This is an optimization exercise on Yosys and OpenROAD, whose aim is a short achievable clock period and few clock cycles, not a production implementation. The RTL was checked by simulation tests, not by an equivalence proof against the original design. The series may have gaps, and a smaller design here may also do less where the tests do not look. No activity file was given, so power comes from the tool's default toggle rates.

Run 1, placed cells, one colour a class:
Drawn at 1 px/um. Fill, decap, tap and diode cells in grey.
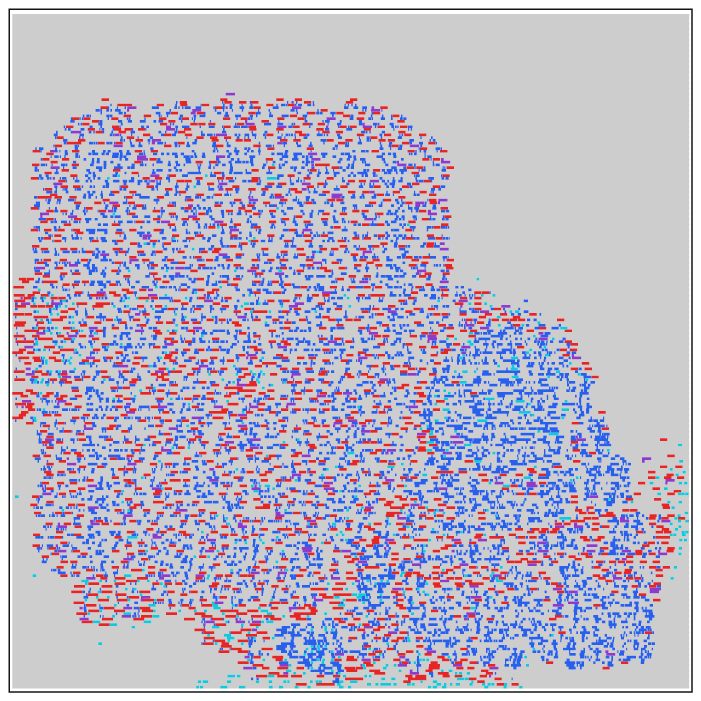
Run 1, signal wires by layer:
Drawn at 1 px/um. Two of the layers only.
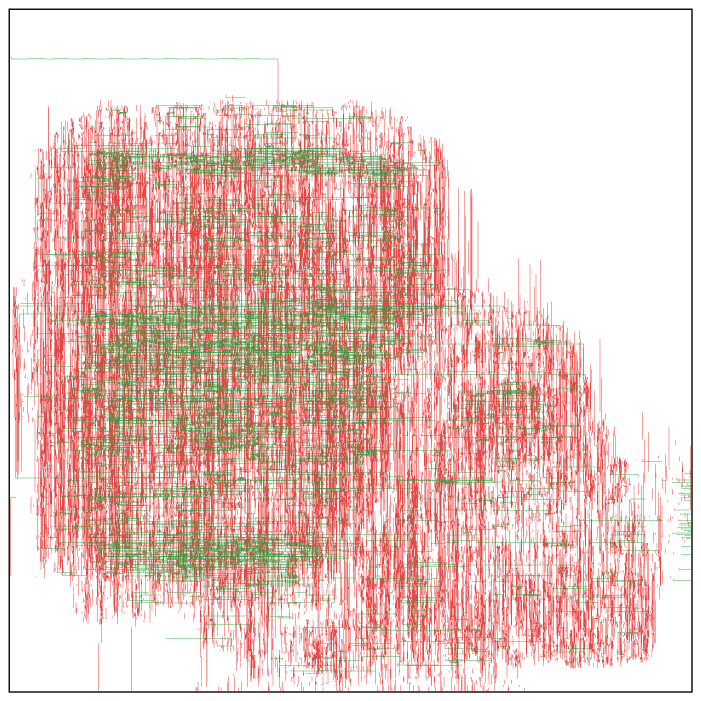
Run 1, register map, names as in the netlist:
Drawn at 1 px/um.
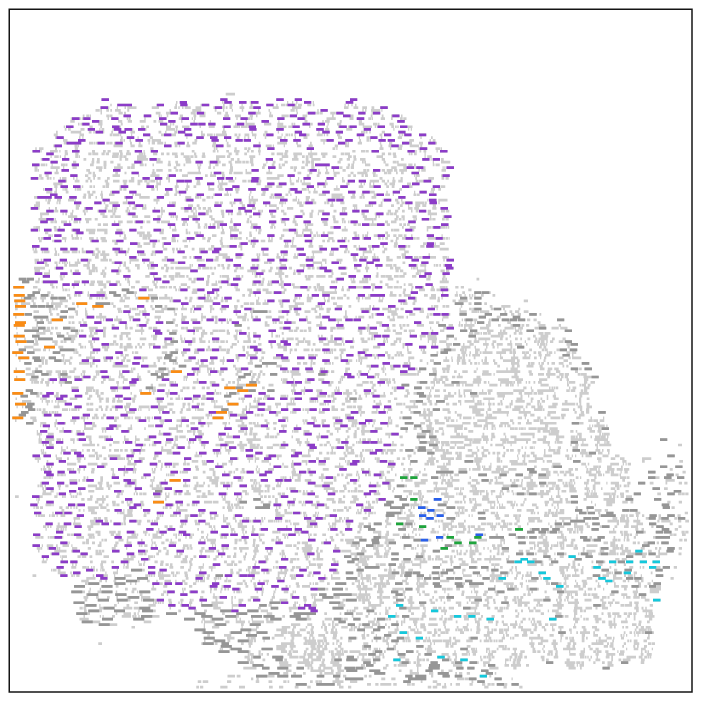
===== flow/flow/run.sh =====
#!/bin/bash
# Standard layout, with timing repair aimed well below the clock period so that
# the layout is optimised for speed (the constraints themselves are unchanged).
set -euo pipefail
bash standard.sh SETUP_SLACK_MARGIN=7.2 TNS_END_PERCENT=100 finish > flow_standard.log 2>&1

===== flow/standard.sh =====
#!/bin/bash
# synth_recipe.tcl (not shown) runs the flow's synth.tcl, then flattens the netlist and writes it again
# the make line also repeats each setting of config.mk as NAME=value (left out here)
make -C /OpenROAD-flow-scripts/flow DESIGN_CONFIG=/design/flow/config.mk WORK_HOME=/design/flow/orfs CLKGATE_MAP_FILE= SYNTH_SCRIPT=/design/flow/synth_recipe.tcl "${@:-finish}"

===== flow/config.mk =====
export PLATFORM = sky130hd
export DESIGN_NAME = cpu
export DESIGN_NICKNAME = cpu
export VERILOG_FILES = /design/flow/design.v
export SDC_FILE = /design/flow/constraint.sdc
export NUM_CORES = 4
export LEC_CHECK = 0
export ABC_CLOCK_PERIOD_IN_PS = 3000
export CAP_MARGIN = 20
export CORE_MARGIN = 2
export CORE_UTILIZATION = 20
export PLACE_DENSITY = 0.35
export SETUP_SLACK_MARGIN = 5
export SLEW_MARGIN = 20

===== flow/constraint.sdc =====
create_clock -name core_clock -period 11.0 [get_ports {clk}]
set_input_delay 2.2000 -clock core_clock [delete_from_list [all_inputs] [get_ports {clk}]]
set_output_delay 2.2000 -clock core_clock [all_outputs]
set_load 0.01 [all_outputs]

===== flow/design.v =====
module alu(
	input  [31:0] a,
	input  [31:0] b,
	input  [31:0] bx,       
	input         sub,      
	input         sra,      
	input  [8:0]  sel,      
	input  [31:0] pre,      
	input  [2:0]  bf3,      
	output [31:0] res,
	output        taken
);
wire [33:0] sum2 = {1'b0, a, 1'b1} + {1'b0, bx, sub};
wire [32:0] sum = sum2[33:1];
wire eq  = (a == b);
wire lt  = ($signed(a) < $signed(b));
wire ltu = (a < b);
wire slt  = lt;
wire sltu = ltu;
wire [31:0] shl = a << b[4:0];
wire [31:0] shr = $signed({sra & a[31], a}) >>> b[4:0];
assign res = ({32{sel[0]}} & sum[31:0])
           | ({32{sel[1]}} & shl)
           | ({32{sel[2]}} & {31'b0, slt})
           | ({32{sel[3]}} & {31'b0, sltu})
           | ({32{sel[4]}} & (a ^ b))
           | ({32{sel[5]}} & shr)
           | ({32{sel[6]}} & (a | b))
           | ({32{sel[7]}} & (a & b))
           | ({32{sel[8]}} & pre);
reg t;
always @(*) begin
	case (bf3)
		3'b000: t = eq;
		3'b001: t = ~eq;
		3'b100: t = lt;
		3'b101: t = ~lt;
		3'b110: t = ltu;
		3'b111: t = ~ltu;
		default: t = 1'b0;
	endcase
end
assign taken = t;
endmodule
module cpu(
	input clk,
	input rst,
	output[31:0] mem_addr,
	output[31:0] mem_wdata,
	output mem_we,
	input[31:0] mem_rdata
);
localparam OP_LUI = 7'b0110111, OP_AUIPC = 7'b0010111, OP_JAL = 7'b1101111,
           OP_JALR = 7'b1100111, OP_B = 7'b1100011, OP_L = 7'b0000011,
           OP_S = 7'b0100011, OP_I = 7'b0010011, OP_R = 7'b0110011;
reg        rst_q;       
reg [31:0] pa;          
reg        pa_data;     
reg        we_q;
reg [31:0] wd_q;
reg [10:0] fpc;         
reg        d_valid;
reg [31:0] ir;
reg [31:0] d_pc;
reg        rd_q;        
reg [31:0] tgt_q;       
reg        tsel_q;      
reg [31:0] jbase_q, jimm_q;   
wire [31:0] jsum_q = jbase_q + jimm_q;
reg        e_valid;
reg [31:0] e_a, e_b, e_bx, e_imm, e_pre, e_alt;
reg [4:0]  e_rd;
reg        e_wr;        
reg        e_ldw;       
reg        e_mem;       
reg        e_store, e_branch, e_jalr, e_pred;
reg [2:0]  e_f3;
reg        e_sub, e_sra;
reg [8:0]  e_sel;
reg        m_load;      
reg [4:0]  m_rd;
reg [2:0]  m_f3;
reg [31:0] ld_raw;
reg        w_ld;        
reg [4:0]  w_rd;
reg [2:0]  w_f3;
assign mem_addr  = pa;
assign mem_wdata = wd_q;
assign mem_we    = we_q;
wire [31:0] e_res;
wire        e_taken;
alu u_alu(.a(e_a), .b(e_b), .bx(e_bx), .sub(e_sub), .sra(e_sra), .sel(e_sel), .pre(e_pre),
          .bf3(e_f3), .res(e_res), .taken(e_taken));
wire [31:0] e_addr = e_a + e_imm;
wire redirect = e_valid & ((e_branch & (e_taken ^ e_pred)) | e_jalr);
wire [31:0] r_tgt = e_jalr ? {e_addr[31:1], 1'b0} : e_alt;
wire e_fwd_ok = e_valid & e_wr;
reg [31:0] ld_ext;
always @(*) begin
	case (w_f3)
		3'b000: ld_ext = {{24{ld_raw[7]}}, ld_raw[7:0]};
		3'b001: ld_ext = {{16{ld_raw[15]}}, ld_raw[15:0]};
		3'b100: ld_ext = {24'b0, ld_raw[7:0]};
		default: ld_ext = ld_raw;
	endcase
end
wire [6:0] d_op  = ir[6:0];
wire [4:0] d_rd  = ir[11:7];
wire [4:0] d_rs1 = ir[19:15];
wire [4:0] d_rs2 = ir[24:20];
wire [2:0] d_f3  = ir[14:12];
wire d_lui   = d_op == OP_LUI;
wire d_auipc = d_op == OP_AUIPC;
wire d_jal   = d_op == OP_JAL;
wire d_jalr  = d_op == OP_JALR;
wire d_br    = d_op == OP_B;
wire d_ld    = d_op == OP_L;
wire d_st    = d_op == OP_S;
wire d_opi   = d_op == OP_I;
wire d_opr   = d_op == OP_R;
wire [31:0] imm_i = {{20{ir[31]}}, ir[31:20]};
wire [31:0] imm_s = {{20{ir[31]}}, ir[31:25], ir[11:7]};
wire [31:0] imm_b = {{19{ir[31]}}, ir[31], ir[7], ir[30:25], ir[11:8], 1'b0};
wire [31:0] imm_u = {ir[31:12], 12'b0};
wire [31:0] imm_j = {{11{ir[31]}}, ir[31], ir[19:12], ir[20], ir[30:21], 1'b0};
wire d_pred = d_jal | (d_br & ir[31]);
wire [31:0] d_pc4  = d_pc + 32'd4;
wire [31:0] d_btgt = d_pc + imm_b;
wire [31:0] d_jtgt = d_pc + imm_j;
wire [31:0] d_next = d_jal ? d_jtgt : (d_pred ? d_btgt : d_pc4);
wire d_use1 = d_opr | d_opi | d_ld | d_st | d_br | d_jalr;
wire d_use2 = d_opr | d_st | d_br;
wire hz1 = (e_valid & e_ldw & (e_rd == d_rs1)) | (m_load & (m_rd == d_rs1));
wire hz2 = (e_valid & e_ldw & (e_rd == d_rs2)) | (m_load & (m_rd == d_rs2));
wire d_stall = d_valid & ((d_use1 & hz1) | (d_use2 & hz2));
wire d_go = d_valid & ~d_stall & ~redirect;
wire e_ctl = e_valid & (e_branch | e_jalr);    
wire d_jfuse = d_jalr & ~e_ctl & ((d_rs1 == 5'd0) | (e_valid & e_wr & e_sel[8] & (e_rd == d_rs1)));
wire [31:0] d_jbase = (d_rs1 == 5'd0) ? 32'b0 : e_pre;
wire [31:0] d_jsum = d_jbase + imm_i;
wire [31:0] d_jt = {d_jsum[31:1], 1'b0};
wire d_redir = d_valid & ~d_stall & d_jfuse;   
reg [31:0] rs1_oh, rs2_oh, rd_oh;
reg [31:0] e_rdoh, m_rdoh, w_rdoh;    
reg [31:0] rf1, rf2;
integer k;
always @(*) begin
	rf1 = 32'b0;
	rf2 = 32'b0;
	for (k = 1; k < 32; k = k + 1) begin
		rf1 = rf1 | ({32{rs1_oh[k]}} & rfo[k]);
		rf2 = rf2 | ({32{rs2_oh[k]}} & rfo[k]);
	end
end
wire e_m1 = e_fwd_ok & (e_rd == d_rs1);
wire e_m2 = e_fwd_ok & (e_rd == d_rs2);
wire w_m1 = w_ld & (w_rd == d_rs1);
wire w_m2 = w_ld & (w_rd == d_rs2);
wire [31:0] v1 = e_m1 ? e_res : w_m1 ? ld_ext : rf1;
wire [31:0] v2 = e_m2 ? e_res : w_m2 ? ld_ext : rf2;
wire d_alu = d_opr | d_opi;
wire d_subop = d_opr & (d_f3 == 3'b000) & ir[30];
wire [8:0] d_sel;
assign d_sel[0] = d_alu & (d_f3 == 3'b000);
assign d_sel[1] = d_alu & (d_f3 == 3'b001);
assign d_sel[2] = d_alu & (d_f3 == 3'b010);
assign d_sel[3] = d_alu & (d_f3 == 3'b011);
assign d_sel[4] = d_alu & (d_f3 == 3'b100);
assign d_sel[5] = d_alu & (d_f3 == 3'b101);
assign d_sel[6] = d_alu & (d_f3 == 3'b110);
assign d_sel[7] = d_alu & (d_f3 == 3'b111);
assign d_sel[8] = d_lui | d_auipc | d_jal | d_jalr;
wire port_fetch = ~pa_data;
wire [6:0]  f_op   = mem_rdata[6:0];
wire        f_jal  = f_op == OP_JAL;
wire        f_bb   = (f_op == OP_B) & mem_rdata[31];
wire [10:0] f_tgt_j = fpc + {mem_rdata[20], mem_rdata[30:21]};
wire [10:0] f_tgt_b = fpc + {mem_rdata[7], mem_rdata[30:25], mem_rdata[11:8]};
wire [10:0] f_seq  = fpc + 11'd2;
wire [10:0] f_next = f_jal ? f_tgt_j : f_bb ? f_tgt_b : f_seq;
wire d_free = ~d_valid | ~d_stall;             
wire f_take = port_fetch & d_free & ~redirect;
wire use_f = f_take & ~d_redir;
wire [10:0] other_fpc = redirect ? r_tgt[11:1] : d_redir ? d_jt[11:1] : fpc;
wire [10:0] next_fpc = use_f ? f_next : other_fpc;
wire [9:0] other_pa = next_data ? e_addr[9:0] : other_fpc[10:1];
wire next_data = e_valid & e_mem;
always @(posedge clk) begin
	rst_q <= rst;
	ld_raw <= mem_rdata;
	if (rst) begin
		pa <= 32'b0;
		pa_data <= 1'b0;
		we_q <= 1'b0;
		fpc <= 11'b0;
		d_valid <= 1'b0;
		d_pc <= 32'b0;
		e_valid <= 1'b0;
		m_load <= 1'b0;
		w_ld <= 1'b0;
		rd_q <= 1'b0;
	end else begin
		pa_data <= next_data;
		pa <= {e_addr[31:10], (use_f & ~next_data) ? f_next[10:1] : other_pa};
		we_q <= e_valid & e_store;
		fpc <= next_fpc;
		if (redirect | d_redir) d_valid <= 1'b0;
		else if (d_free) d_valid <= port_fetch;
		rd_q <= redirect | d_redir;
		if (rd_q) d_pc <= tsel_q ? tgt_q : {jsum_q[31:1], 1'b0};
		else if (d_valid & ~d_stall) d_pc <= d_next;
		e_valid <= d_go;
		m_load <= e_valid & e_ldw;
		w_ld <= m_load & ~(e_fwd_ok & (e_rd == m_rd));
	end
	if (d_free) begin
		ir <= mem_rdata;
		rs1_oh <= 32'b1 << mem_rdata[19:15];
		rs2_oh <= 32'b1 << mem_rdata[24:20];
		rd_oh <= 32'b1 << mem_rdata[11:7];
	end
	tgt_q <= r_tgt;
	tsel_q <= e_ctl;
	jbase_q <= d_jbase;
	jimm_q <= imm_i;
	wd_q <= (e_f3 == 3'b000) ? {24'b0, e_b[7:0]} :
	        (e_f3 == 3'b001) ? {16'b0, e_b[15:0]} : e_b;
	m_rd <= e_rd;
	e_rdoh <= rd_oh;
	m_rdoh <= e_rdoh;
	w_rdoh <= m_rdoh;
	m_f3 <= e_f3;
	w_rd <= m_rd;
	w_f3 <= m_f3;
	e_a <= v1;
	e_b <= d_opi ? imm_i : v2;
	e_bx <= d_opi ? (d_subop ? ~imm_i : imm_i) : (d_subop ? ~v2 : v2);
	e_imm <= d_st ? imm_s : imm_i;
	e_pre <= d_lui ? imm_u : d_auipc ? (d_pc + imm_u) : d_pc4;
	e_alt <= d_pred ? d_pc4 : d_btgt;
	e_rd <= d_rd;
	e_wr <= (d_alu | d_sel[8]) & (d_rd != 5'd0);
	e_ldw <= d_ld & (d_rd != 5'd0);
	e_mem <= d_st | (d_ld & (d_rd != 5'd0));
	e_store <= d_st;
	e_branch <= d_br;
	e_jalr <= d_jalr & ~d_jfuse;
	e_pred <= d_pred;
	e_f3 <= d_f3;
	e_sub <= d_subop;
	e_sra <= ir[30];
	e_sel <= d_sel;
end
wire [31:0] rfo [0:31];
assign rfo[0] = 32'b0;
genvar g;
generate
	for (g = 1; g < 32; g = g + 1) begin : regs
		reg [31:0] x;
		always @(posedge clk) begin
			if (rst_q) x <= 32'b0;
			else if (e_fwd_ok && e_rdoh[g]) x <= e_res;
			else if (w_ld && w_rdoh[g]) x <= ld_ext;
		end
		assign rfo[g] = x;
	end
endgenerate
endmodule

==> impl_metrics.toml, run 1 <==
[clock_tree]
numCtsBuffers = 208
cts_tree = "yes"
path_clk_slew_ps = 60
ctsHoldBuffers = 0

[finish]
fillCellCount = 49927
drive_gt1_share_pct = 11.9
stdcell_count = 17597

[critical_path]
cp-start-kind = "flop"
rrSetupSlack_ps = 6930
r2r_end = "e_a[31]$_DFF_P_"
cp-end-kind = "flop"
r2r_start = "rs1_oh[20]$_SDFFCE_PN0N_"
critical_path.cell_chain = "buf_4, buf_4, a22o_1, a221oi_1, nand4_1, nor3_1, mux2i_1, nand2_1, nand2_1"

[timing]
rsz0062_at_grt = "yes"
period_needed_ps = 4070
fin_skew_ps = 159
worst_slew_pin_slew_ps = 1290

[worst_hold_path]
hold_start = "m_rdoh[2]$_DFF_P_"
holdPathEnd = "w_rdoh[2]$_DFF_P_"

[pwr]
power.internal_mw = 10.5
leakagePower_nw = 37.3
seq_power_share_pct = 42.6

[floorplan]
die-area_sq_um = 464000
coreArea_sq_um = 456000

[place]
pre_cts_ws_ps = 5460
hpwl_um = 392000

[logic_synthesis]
synthMostInstantiatedCell = "nor2_1"
synth_top_area_share_pct = 33.1
synth_warnings = 2

[detailed_routing]
first_iter_violations = 16196
vias = 101109
viasPerCell = 5.75
wl_per_cell_um = 37.5

[global_route]
antenna_found_initial = 90
grt_overflow = 0

[status]
outcome = "timing/DRC/antenna clean"
Testbench counts for the RTL of run 1, summed over its fixed seeds: cycles 15,164.
## Picture notes: 'placed cells, one colour a class'
colour	class	cells	share of their area
red	flops	1,640	34%
purple	clock drivers and dummy loads	375	6.7%
cyan	other buffers and delay cells	575	5.1%
blue	combinational and other logic	8,831	54%

## Picture notes: 'signal wires by layer'
colour	layer	wire length
red	metal 2	275 mm
green	metal 3	71.7 mm

## Picture notes: 'register map, names as in the netlist'
colour	netlist name	sequential cells
green	e_imm	11
cyan	e_alt	32
purple	regs.x	992
orange	rd_oh	31
blue	e_sel	9
not coloured	565

==> run 1: state kept, by name (all words and copies together) (netlist names), 31 cells and up <==
register	flops
regs.x	992
d_pc	32
e_a	32
e_alt	32
e_b	32
e_bx	32
e_pre	32
ir	32
jbase_q	32
ld_raw	32
pa	32
tgt_q	32
wd_q	32
e_rdoh	31
m_rdoh	31
rd_oh	31
rs1_oh	31
rs2_oh	31
w_rdoh	31
==> run 1: metal layers <==
metal | track usage [%] | vias to the layer above | routed length (um)
li1 | - | 41876 | -
met1 | 35.0 | 50041 | 269000
met2 | 40.0 | 7207 | 275000
met3 | 8.22 | 1953 | 71700
met4 | 14.9 | 32 | 43500
met5 | 0 | - | 286
==> run 1: area by class of cell <==
class | instances | area [sq um] | area share [%]
Clock buffer | 300 | 5970 | 5.48
Tap cell | 6125 | 7660 | 7.03
Multi-Input combinational cell | 8684 | 54500 | 50.0
Timing Repair inverter | 1 | 5.00 | 0.00459
Sequential cell | 1640 | 34200 | 31.3
Antenna cell | 51 | 128 | 0.117
Inverter | 146 | 568 | 0.521
Clock inverter | 75 | 807 | 0.740
Timing Repair Buffer | 575 | 5200 | 4.77
==> run 1: critical path, delay by kind of cell, from the launching register on <==
family	cells	cell delay [ps]
compound gates	2	670
buf+inv	2	830
mux	1	540
simple gates	4	1280
flops	1	360
==> run 1: per-stage QoR <==
stage                     util, %  power (mW)  hold WS (ps)  instance area, sq um
final                        23.9        14.5           303                109000
after global routing         23.9        14.8           300                109000
after CTS                    23.6        14.5           316                108000
after detailed placement     21.9        7.33           312                 99900
after global placement       21.9        7.34           310                 99900
after floorplan                 -        6.82           310                 91900
==> run 1: layout by cell type, fill, tap and decap left out, types with 136 or more instances in the layout <==
master / count
a221oi_1: 310
o21ai_0: 459
nor2_1: 2045
a22oi_1: 357
clkbuf_16: 213
a21oi_1: 1023
inv_1: 136
buf_4: 416
nand4_1: 168
a311oi_1: 190
dfxtp_1: 1478
a22o_1: 292
a211oi_1: 641
nand2_1: 1077
ha_1: 245
==> run 1: what timing repair did <==
| item | in CTS | in global routing |
|---|---|---|
| setup buffers | 37 | 35 |
| endpoints found under the setup margin | 1048 | 242 |
| pin swaps | 30 | 47 |
| resized for setup | 322 | 148 |
| gates cloned | 5 | 4 |
==> run 1: worst max-delay path by stage <==
stage | startpoint | to | slack [ps] | cells after the start
final | rs1_oh[20]$_SDFFCE_PN0N_ | e_a[31]$_DFF_P_ | 6930 | 9
after global routing | e_b[0]$_DFF_P_ | e_bx[8]$_DFF_P_ | 7160 | 12
after CTS | rs2_oh[3]$_SDFFCE_PP0N_ | e_bx[8]$_DFF_P_ | 7070 | 11
after detailed placement | mem_rdata[22] | pa[7]$_SDFF_PP0_ | 5460 | 13
after global placement | mem_rdata[22] | pa[4]$_SDFF_PP0_ | 5540 | 12
after floorplan | mem_rdata[22] | pa[9]$_SDFF_PP0_ | 6730 | 12
==> run 1: cells by family (layout without fill, tap and decap cells) <==
logic type,count (synthesis),after routing,share of synthesized area [%]
buf+inv,1331,1097,5.51
compound gates,3891,3893,29.1
other cells,0,51,0
xor+xnor,225,225,2.15
fa+ha+maj,278,278,3.87
flops,1640,1640,37.2
mux,215,215,3.37
simple gates,4072,4073,18.8
==> run 1: power by group through the flow <==
stage	Sequential (mW)	Clock [mW]	Combinational (mW)
2_1_floorplan	6.28	0	0.539
5_1_grt	6.19	7.53	1.12
6_report	6.18	7.23	1.08
4_1_cts	6.19	7.31	1.03
3_5_place_dp	6.32	0	1.01
3_3_place_gp	6.32	0	1.01
Run 1, I/O nets highlighted:
Drawn at 1 px/um.
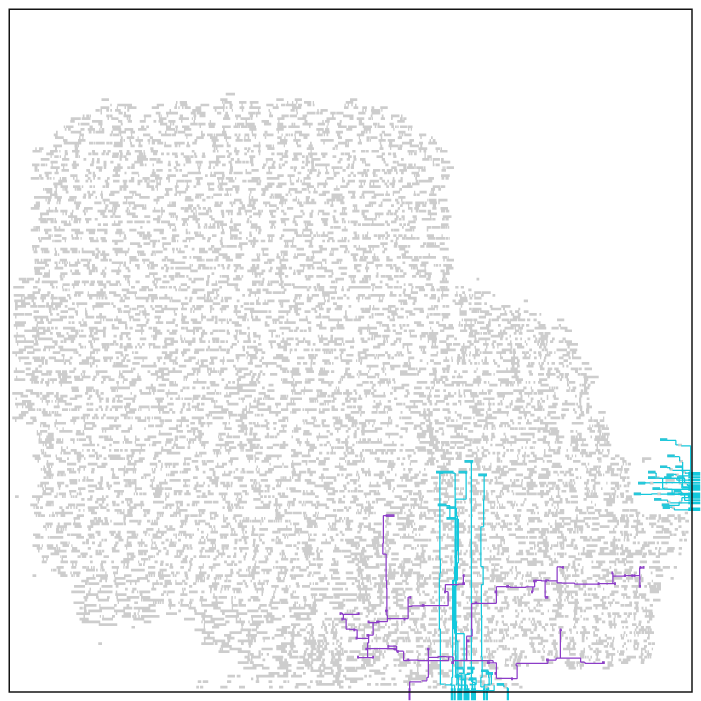

==> run 1 -> run 2 <==
--- a/flow/design.v
+++ b/flow/design.v
@@ -1,6 +1,7 @@
 module alu(
 	input  [31:0] a,
 	input  [31:0] b,
+	input  [4:0]  sh,       
 	input  [31:0] bx,       
 	input         sub,      
 	input         sra,      
@@ -17,8 +18,8 @@
 wire ltu = (a < b);
 wire slt  = lt;
 wire sltu = ltu;
-wire [31:0] shl = a << b[4:0];
-wire [31:0] shr = $signed({sra & a[31], a}) >>> b[4:0];
+wire [31:0] shl = a << sh;
+wire [31:0] shr = $signed({sra & a[31], a}) >>> sh;
 assign res = ({32{sel[0]}} & sum[31:0])
            | ({32{sel[1]}} & shl)
            | ({32{sel[2]}} & {31'b0, slt})
@@ -68,6 +69,7 @@
 reg [31:0] jbase_q, jimm_q;   
 wire [31:0] jsum_q = jbase_q + jimm_q;
 reg        e_valid;
+reg [4:0]  e_sh;        
 reg [31:0] e_a, e_b, e_bx, e_imm, e_pre, e_alt;
 reg [4:0]  e_rd;
 reg        e_wr;        
@@ -89,7 +91,7 @@
 assign mem_we    = we_q;
 wire [31:0] e_res;
 wire        e_taken;
-alu u_alu(.a(e_a), .b(e_b), .bx(e_bx), .sub(e_sub), .sra(e_sra), .sel(e_sel), .pre(e_pre),
+alu u_alu(.a(e_a), .b(e_b), .bx(e_bx), .sh(e_sh), .sub(e_sub), .sra(e_sra), .sel(e_sel), .pre(e_pre),
           .bf3(e_f3), .res(e_res), .taken(e_taken));
 wire [31:0] e_addr = e_a + e_imm;
 wire redirect = e_valid & ((e_branch & (e_taken ^ e_pred)) | e_jalr);
@@ -234,6 +236,7 @@
 	w_f3 <= m_f3;
 	e_a <= v1;
 	e_b <= d_opi ? imm_i : v2;
+	e_sh <= (d_sel[1] | d_sel[5]) ? (d_opi ? imm_i[4:0] : v2[4:0]) : 5'b0;
 	e_bx <= d_opi ? (d_subop ? ~imm_i : imm_i) : (d_subop ? ~v2 : v2);
 	e_imm <= d_st ? imm_s : imm_i;
 	e_pre <= d_lui ? imm_u : d_auipc ? (d_pc + imm_u) : d_pc4;
Run 2, I/O nets highlighted:
Drawn at 1 px/um.
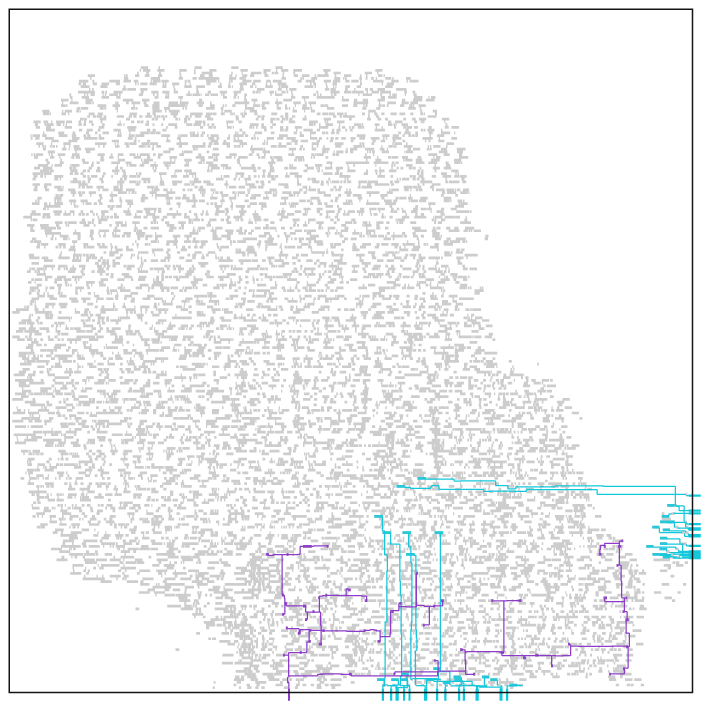
colour	port	bits	direction	end cells	buffers	wire
purple	rst	1	input	54	3	1,450 um
cyan	mem_wdata	32	output	32	32	2,170 um

Run 2, register map, names as in the netlist:
Drawn at 1 px/um.
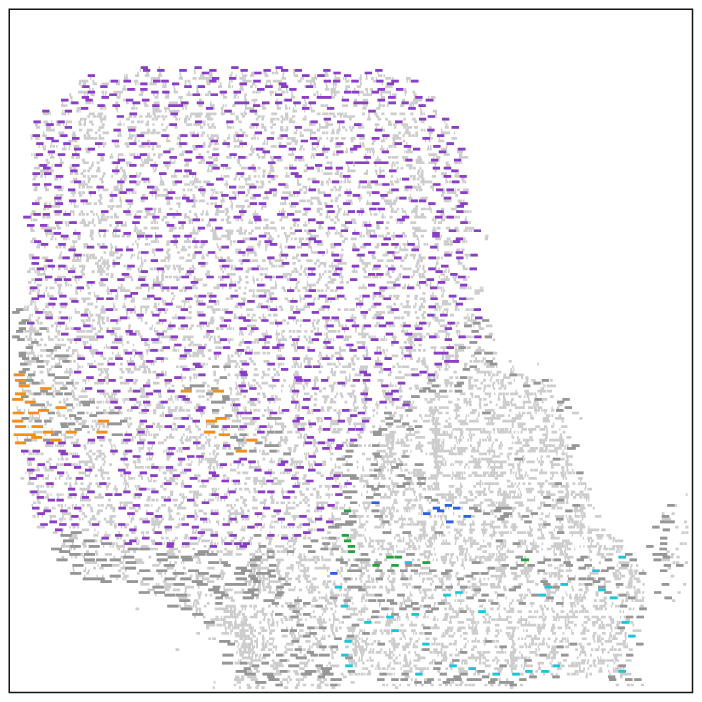
colour	netlist name	sequential cells
orange	rd_oh	31
green	e_imm	11
purple	regs.x	992
cyan	e_alt	32
blue	e_sel	9

==> impl_metrics.toml, run 2 <==
[critical_path]
cp-end-kind = "flop"
cp-start-kind = "flop"
rrSetupSlack_ps = 7140

[floorplan]
die-area_sq_um = 465000
placementRows = 248
coreArea_sq_um = 457000

[clock_tree]
numCtsBuffers = 213
path_clk_slew_ps = 60
root_buffer = "clkbuf_16"
cts_tree = "yes"

[finish]
multi_input_area_sq_um = 54500
final_common_cell = "nor2_1"
fillCellCount = 50280
finalInstanceArea_sq_um = 110000
seq_area_sq_um = 34300
layout_common_cells = "nor2_1 (1,933), dfxtp_1 (1,472), nand2_1 (1,062), a21oi_1 (1,026), a211oi_1 (707)"
largest_reg_flops = 992
drive_gt1_share_pct = 12.6
regMostFlops = "regs.x"

[place]
hpwl_um = 393000

[global_route]
antenna_found_initial = 102
grt_overflow = 0

[logic_synthesis]
synth_adder_area_share_pct = 3.85
synth_warnings = 2
synth_top_family_by_area = "compound AO/OA/AOI/OAI gates"
synth_top_area_share_pct = 33.1
synthMuxAreaShare_pct = 3.38
synthMostInstantiatedCell = "nor2_1"
avgSynthCellArea_sq_um = 7.89
synth_xor_area_share_pct = 2.14
synth-compound-area-share_pct = 28.5
synth-simple-area-share_pct = 19.4
ys_top_cells_by_count = "nor2_1 (1,953), dfxtp_1 (1,520), nand2_1 (1,087), a21oi_1 (1,076), clkbuf_1 (1,018)"

[timing]
timing.hold.ws_ps = 302
fin_skew_ps = 167
worst_slew_pin_slew_ps = 1330
rsz0062_at_grt = "yes"
period_needed_ps = 3860

[pwr]
p_per_area_nw_per_um2 = 134
leakagePower_nw = 37.4

[detailed_routing]
first_iter_violations = 16067
drc = 0
wl_um = 660000
viasPerCell = 5.77

[status]
outcome = "timing/DRC/antenna clean"
Testbench counts for the RTL of run 2, summed over its fixed seeds: cycles 15,164.
Run 2, placed cells, one colour a class:
Drawn at 1 px/um. Fill, decap, tap and diode cells in grey.
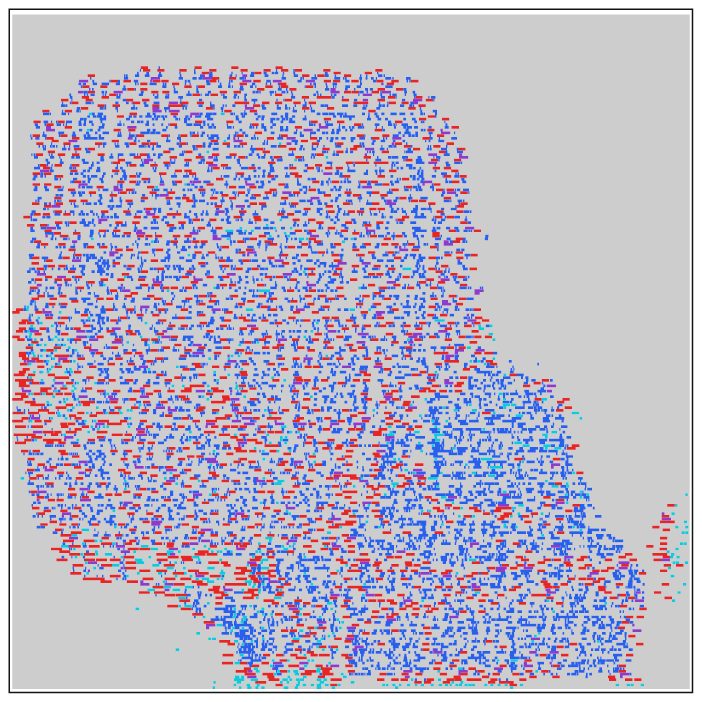
colour	class	cells	share of their area
blue	combinational and other logic	8,844	54%
red	flops	1,645	34%
cyan	other buffers and delay cells	602	5.5%
purple	clock drivers and dummy loads	385	6.9%

==> run 2: changes by cell type after synthesis, moves of 38 or more <==
cell      previous run  this run
a211oi_1           659       713
o22ai_1             31        83
o21ai_0            485       426
and3_1             134       233
a311oi_1           191       101
nor2_1            2061      1953
buf_1              126        88
==> run 2: power breakdown <==
group / leakage, nW / switching (mW) / internal [mW]
Combinational: 20.1 / 0.805 / 0.318
Clock: 3.46 / 3.18 / 4.26
Sequential: 13.8 / 0.0899 / 6.12
==> run 2: cells by family after synthesis <==
group	count (synthesis)
buf+inv	1315
fa+ha+maj	277
flops	1645
xor+xnor	225
simple gates	4116
compound gates	3843
mux	221
==> run 2: critical path, cell delays in order, from the launching register on <==
cell and delay, ps:
edfxtp_1 1140, buf_4 670, a22o_1 240, a221oi_1 60, nand4_1 130, nor3_1 90, mux2i_1 910, nand2_1 100
o21ai_0 260
==> run 2: area by class of cell <==
class / count / area share (%)
inverter: 161 / 0.568
multi-input combinational: 8683 / 49.6
timing repair buffer: 602 / 5.07
clock buffer: 315 / 5.65
sequential: 1645 / 31.2
clock inverter: 70 / 0.779
antenna: 76 / 0.173
tap: 6125 / 6.97
==> run 2: repair_timing <==
item,4_1_cts,5_1_grt
endpoints found under the hold margin,0,0
setup buffers,53,52
pin swaps,28,60
cloned,4,1
setup endpoints to repair,1186,276
gates resized for setup,353,200
==> run 2: metal layers <==
layer  global-route usage, %  share of wire [%]  vias up
met3                    8.20                 11     1960
met2                    40.1                 42     7309
met4                    15.0                6.4       46
met1                    35.1                 41    50741
met5                   0.198               0.10        -
li1                        -                  -    41954
==> run 2: per-stage QoR <==
step | cells | total power, mW | setup slack [ps] | util (%)
floorplan | 11642 | 6.88 | 6660 | -
global placement | 17105 | 7.39 | 5180 | 21.9
global route | 17608 | 15.1 | 7120 | 24.0
CTS | 17547 | 14.8 | 7140 | 23.7
finish | 17677 | 14.8 | 7140 | 24.1
detailed placement | 17105 | 7.38 | 5270 | 21.9
==> run 2: worst paths after layout <==
check	startpoint	to	cells past startpoint
worst min-delay path	m_rdoh[12]$_DFF_P_	w_rdoh[12]$_DFF_P_	0
worst max-delay path	rs1_oh[17]$_SDFFCE_PN0N_	e_a[19]$_DFF_P_	8
worst min register to register	m_rdoh[12]$_DFF_P_	w_rdoh[12]$_DFF_P_	0
worst max register to register	rs1_oh[17]$_SDFFCE_PN0N_	e_a[19]$_DFF_P_	8

static timing again, ports no longer ideal:
In the flow no input, the clock included, has a driving cell. The finished layouts below were timed again as built, in two steps. Step 1 (the two cells are an assumption about what drives the block):
set clk [get_ports {clk}]
set_driving_cell -lib_cell sky130_fd_sc_hd__clkbuf_16 $clk
set_driving_cell -lib_cell sky130_fd_sc_hd__buf_2 [delete_from_list [all_inputs] $clk]
Step 2 also shifts input and output timing later by t, the mid clock arrival at the registers, as if the neighbouring blocks saw the same clock. Slacks: no drivers / after step 1 / after step 2; pairs: no drivers / after step 1.
run | t (ns) | setup WS [ns] | clock arrival spread, ns | worst register clock-pin slew, ns
run 1 | 1.052 | 6.927 / 6.927 / 6.346 | 0.167 / 0.166 | 0.07 / 0.07
run 2 | 1.048 | 7.139 / 7.139 / 6.245 | 0.166 / 0.166 | 0.07 / 0.07
After both steps setup and hold are still met in every run listed. For run 2, which loses most, drivers alone change the setup slack by 0.000 ns; drivers and shift together by -0.894 ns.
